What follows belongs to an exercise in optimizing a design on an open flow for small area; a production flow would make more cautious choices.
Only simulation tests tie the RTL to the original design; equivalence was not proved.

**flow/design.v**
```verilog
module hex_to_7seg (
    input  wire [3:0] hex,
    output reg  [6:0] seg
);
    always @* begin
        case(hex)
            4'h0: seg = 7'b1111110;
            4'h1: seg = 7'b0110000;
            4'h2: seg = 7'b1101101;
            4'h3: seg = 7'b1111001;
            4'h4: seg = 7'b0110011;
            4'h5: seg = 7'b1011011;
            4'h6: seg = 7'b1011111;
            4'h7: seg = 7'b1110000;
            4'h8: seg = 7'b1111111;
            4'h9: seg = 7'b1111011;
            4'hA: seg = 7'b1110111;
            4'hB: seg = 7'b0011111;
            4'hC: seg = 7'b1001110;
            4'hD: seg = 7'b0111101;
            4'hE: seg = 7'b1001111;
            4'hF: seg = 7'b1000111;
            default: seg = 7'b0000001;
        endcase
    end
endmodule
module seven_segment_driver (
    input  wire        clk,        
    input  wire        tick,       
    input  wire        resetn,     
    input  wire [31:0] value,      
    input  wire [7:0]  dp_mask,    
    output reg  [7:0]  an,         
    output reg  [6:0]  seg,        
    output reg         dp          
);
    reg [2:0] digit;
    wire [3:0] nibble = (digit==3'd0) ? value[3:0]   :
                        (digit==3'd1) ? value[7:4]   :
                        (digit==3'd2) ? value[11:8]  :
                        (digit==3'd3) ? value[15:12] :
                        (digit==3'd4) ? value[19:16] :
                        (digit==3'd5) ? value[23:20] :
                        (digit==3'd6) ? value[27:24] :
                                        value[31:28];
    wire [6:0] seg_raw;
    hex_to_7seg u_hex(.hex(nibble), .seg(seg_raw));
    always @(posedge clk or negedge resetn) begin
        if (!resetn) begin
            digit <= 3'd0;
        end else if (tick) begin
            digit <= digit + 3'd1;
        end
    end
    always @* begin
        an = 8'b1111_1111;
        an[digit] = 1'b0;
        seg = seg_raw;
        dp  = dp_mask[digit];
    end
endmodule
module clock_divider #(
    parameter integer N = 16
) (
    input  wire clk_in,
    input  wire resetn,         
    output wire tick
);
    reg [N-1:0] cnt;
    always @(posedge clk_in or negedge resetn) begin
        if (!resetn)
            cnt <= {N{1'b0}};
        else
            cnt <= cnt + 1'b1;
    end
    assign tick = (cnt == {1'b0, {(N-1){1'b1}}});
endmodule
module alu8 (
    input  wire [7:0] a,
    input  wire [7:0] b,
    input  wire [2:0] op,
    output reg  [15:0] y,
    output reg        div_by_zero
);
    always @* begin
        div_by_zero = 1'b0;
        case (op)
            3'b000: y = a + b;                
            3'b001: y = a - b;                
            3'b010: y = a * b;                
            3'b011: begin                     
                if (b == 8'd0) begin
                    y = 16'h0000;
                    div_by_zero = 1'b1;
                end else begin
                    y = {8'd0, (a / b)};
                end
            end
            default: y = 16'h0000;
        endcase
    end
endmodule
module fsm_controller (
    input  wire       clk,
    input  wire       resetn,      
    input  wire [15:0] sw,
    input  wire       btnU, btnD, btnL, btnR, btnC,
    output reg  [7:0] A,
    output reg  [7:0] B,
    output reg  [2:0] op,
    output reg        do_compute,  
    output reg  [1:0] state_dbg    
);
    localparam S_IDLE = 2'd0;
    localparam S_OP   = 2'd1;
    localparam S_GO   = 2'd2;
    reg btnC_d, btnC_q;
    wire btnC_rise;
    always @(posedge clk or negedge resetn) begin
        if (!resetn) begin
            btnC_q <= 1'b0;
            btnC_d <= 1'b0;
        end else begin
            btnC_q <= btnC_d;
            btnC_d <= btnC;
        end
    end
    assign btnC_rise = (btnC_d & ~btnC_q);
    function [2:0] op_from_buttons;
        input U,D,L,R;
        begin
            if (U) op_from_buttons = 3'b000;        
            else if (D) op_from_buttons = 3'b001;   
            else if (L) op_from_buttons = 3'b010;   
            else if (R) op_from_buttons = 3'b011;   
            else op_from_buttons = 3'b000;
        end
    endfunction
    reg [1:0] state, nstate;
    always @(posedge clk or negedge resetn) begin
        if (!resetn) begin
            state <= S_IDLE;
            A <= 8'd0;
            B <= 8'd0;
            op <= 3'b000;
        end else begin
            state <= nstate;
            if (state == S_IDLE) begin
                A <= sw[7:0];
                B <= sw[15:8];
            end
            if (state == S_OP) begin
                op <= op_from_buttons(btnU, btnD, btnL, btnR);
            end
        end
    end
    always @* begin
        nstate = state;
        do_compute = 1'b0;
        case (state)
            S_IDLE: begin
                if (btnU | btnD | btnL | btnR)
                    nstate = S_OP;
            end
            S_OP: begin
                if (btnC) nstate = S_GO;    
            end
            S_GO: begin
                do_compute = 1'b1;          
                nstate = S_IDLE;
            end
        endcase
    end
    always @* begin
        case(state)
            S_IDLE: state_dbg = 2'b00;
            S_OP:   state_dbg = 2'b01;
            S_GO:   state_dbg = 2'b10;
            default:state_dbg = 2'b11;
        endcase
    end
endmodule
module calculator (
    input  wire        CLK100MHZ,
    input  wire        CPU_RESETN,
    input  wire [15:0] sw,
    input  wire        btnC, btnU, btnL, btnR, btnD,
    output wire [15:0] led,
    output wire [7:0]  an,
    output wire [6:0]  seg,
    output wire        dp
);
    wire resetn = CPU_RESETN;
    wire disp_tick;
    clock_divider #(.N(4)) u_div (.clk_in(CLK100MHZ), .resetn(resetn), .tick(disp_tick));
    wire [7:0] A, B;
    wire [2:0] op;
    wire       do_compute;
    wire [1:0] state_dbg;
    fsm_controller u_fsm (
        .clk(CLK100MHZ), .resetn(resetn),
        .sw(sw), .btnU(btnU), .btnD(btnD), .btnL(btnL), .btnR(btnR), .btnC(btnC),
        .A(A), .B(B), .op(op), .do_compute(do_compute), .state_dbg(state_dbg)
    );
    wire [15:0] y;
    wire div0;
    alu8 u_alu (.a(A), .b(B), .op(op), .y(y), .div_by_zero(div0));
    reg [15:0] result;
    always @(posedge CLK100MHZ or negedge resetn) begin
        if (!resetn) result <= 16'h0000;
        else if (do_compute) result <= (div0 ? 16'hdEAd : y);
    end
    wire [31:0] disp_value = {16'h0000, result};
    wire [7:0]  dp_mask    = 8'b0000_0000;
    seven_segment_driver u_disp (
        .clk(CLK100MHZ), .tick(disp_tick), .resetn(resetn),
        .value(disp_value), .dp_mask(dp_mask),
        .an(an), .seg(seg), .dp(dp)
    );
    assign led[7:0]   = A;
    assign led[15:8]  = B;
endmodule
```
**flow/run.sh**
```bash
#!/bin/bash
# synth_recipe.tcl (not shown) runs the flow's synth.tcl, then flattens the netlist and writes it again
# the make line also repeats each setting of config.mk as NAME=value (left out here)
make -C /OpenROAD-flow-scripts/flow DESIGN_CONFIG=/design/flow/config.mk WORK_HOME=/design/flow/orfs CLKGATE_MAP_FILE= SYNTH_SCRIPT=/design/flow/synth_recipe.tcl finish
```
**flow/config.mk**
```make
export PLATFORM = sky130hd
export DESIGN_NAME = calculator
export DESIGN_NICKNAME = calculator
export VERILOG_FILES = /design/flow/design.v
export SDC_FILE = /design/flow/constraint.sdc
export NUM_CORES = 4
export LEC_CHECK = 0
export CAP_MARGIN = 20
export CORE_MARGIN = 2
export CORE_UTILIZATION = 40
export SLEW_MARGIN = 20
```
**flow/constraint.sdc**
```tcl
create_clock -name core_clock -period 10.0 [get_ports {CLK100MHZ}]
set_input_delay 2.0000 -clock core_clock [delete_from_list [all_inputs] [get_ports {CLK100MHZ}]]
set_output_delay 2.0000 -clock core_clock [all_outputs]
set_load 0.01 [all_outputs]
```
Fig. 1: clock wires, drivers and flops
Scale bar: 50 um.
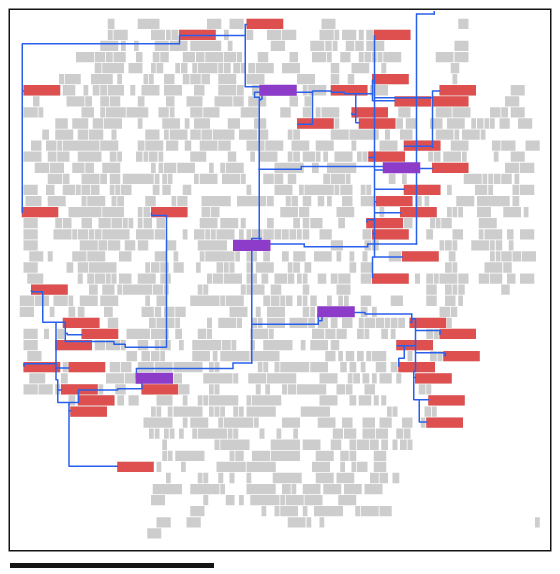
flip-flops: marked red, count 43. clock wires: marked blue, length 842 um. clock drivers: marked purple, count 5.
There are 6 routed clock nets.

Fig. 2: hierarchy map of the flops
Scale bar: 50 um. Other sequential cells in the stronger gray, the rest of the logic in the fainter gray.
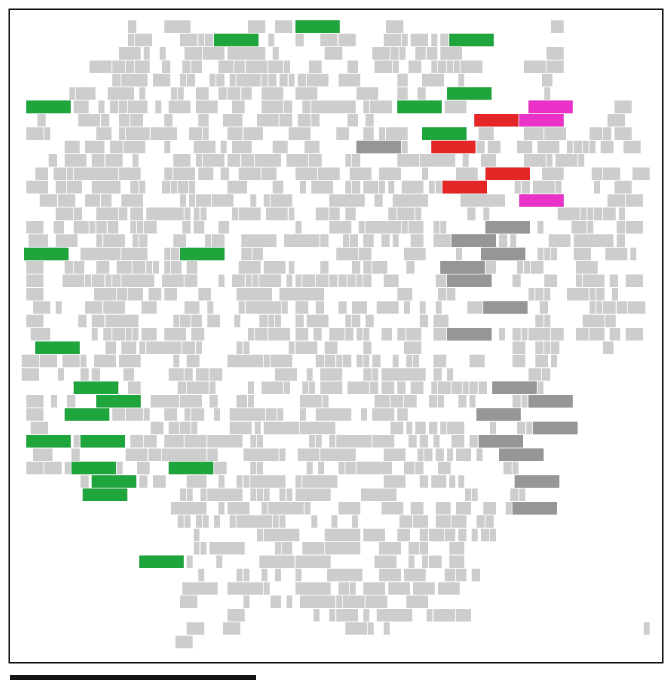
u_fsm: marked green, flops 20, where all over the die. u_div: marked red, flops 4, where upper right. u_disp: marked magenta, flops 3.

==> impl_results.md <==
* Fraction of area in registers at 13.73%
* Worst path bufs/invs at 3
* Width of the die at 132.6 um
* Std-Cell Rows at 47
* Pin count of the biggest net entering global routing at 44
* Dominant register cell in the synthesized netlist: sky130_fd_sc_hd__dfrtp_1
* Count of placed standard cells in the final layout, fillers left out at 1099
* Nets at 1049
* Multi-input gate area in the final layout at 0.005209 mm2
* Number of fillers in the final layout at 1679
* Number of detailed-route iterations in the first pass at 5
* Antenna violations before repair at 0
* Area of all placed cells without fillers at 0.007838 mm2
* Endpoint class of the critical path: flip-flop
* Worst slew slack as a fraction of its limit at 51.32%
* Number of buffers created by CTS at 5
* End point of the most critical hold path: u_div.cnt[0]$_DFF_PN0_
* Antenna-violating nets left at 0
* Post-Synth Adder-Cell Area at 32.31%
* Multiplexer area fraction after synthesis at 3.859%
* Result of the run: finished clean
* Leading post-synthesis cells by instance count: 110 x sky130_fd_sc_hd__ha_1, 96 x sky130_fd_sc_hd__inv_1, 84 x sky130_fd_sc_hd__nand2_1
* Required time worst endpoint at 10150 ps
* Worst hold slack at 447.4 ps
* Post-CTS setup buffer count at 2
* Top Usage Layer GRT: met2
* Die footprint at 0.01758 mm2
* Data-path buffer share of cell area in the final layout at 9.802%
* Via count of the first global-routing pass at 5779
* Weighted congestion at the end of routability-driven global placement at 0.8666
* Core region area at 0.01635 mm2
* Initial Util at 40.46%
* Maximum clock path buffer count at 2
* Global Route met2 Usage at 36.61%
* Cell with the most instances on the worst path: sky130_fd_sc_hd__ha_1
* Commonest cells after routing, fill and taps aside: 108 x sky130_fd_sc_hd__ha_1, 96 x sky130_fd_sc_hd__inv_1, 82 x sky130_fd_sc_hd__nand2_1
* Num sequential at 43
* Number of max-cap violations at 0
* Data arrival, critical path at 9610 ps
* Class of the worst hold path: flip-flop to flip-flop
* Post-synthesis compound-gate area fraction at 19.49%
* Library cell used as clock root buffer: sky130_fd_sc_hd__clkbuf_16
* Top cell class by occupied area: multi-input combinational cells
* Non-Clock Buffer Count at 84
* Highest clock rate at 0.1057 GHz
* Total cell area at the placement stage at 0.007453 mm2
* Portion of the post-synthesis area used by sequential elements at 16.27%
* Async SR Flop Fraction at 100.0%
* Post-synthesis cell count at 815
* R2R setup slack at 540 ps
* Number of well taps at 220
* Global-route congestion overflow total at 0
* Mean routed wirelength per cell at 16.59 um
* Multi-input gate share of the layout cell area at 66.46%
* Final min period at 9463 ps
* Sort of element at the start of the critical path: flip-flop

-- port drivers added, routing unchanged --
The results above use ideal ports. As a check the final layout listed here was re-extracted and re-timed, cells and wires unchanged.
Step 1 sets driving cells, clkbuf_16 on the clock port and buf_2 on the other inputs (assumed; they add their load-dependent delay and slew).
Step 2 adds t to the input delays and takes it off the output delays; t is the mean of the earliest and latest rising clock arrival at the registers after step 1. Input paths then give back, and output paths get back, about the clock's delay inside the block.
Three values: ideal, step 1, step 2; two values: the first two.
shift t [ns]: 0.339
setup WS [ns]: 0.537 / 0.537 / 0.537
worst setup path at the end: register to register
worst register clock-pin slew, ns: 0.07 / 0.07
pins driven straight from the clock port: 1
After both steps this run still meets setup and hold. For this run, drivers alone change the setup slack by 0.000 ns; drivers and shift together by 0.000 ns.
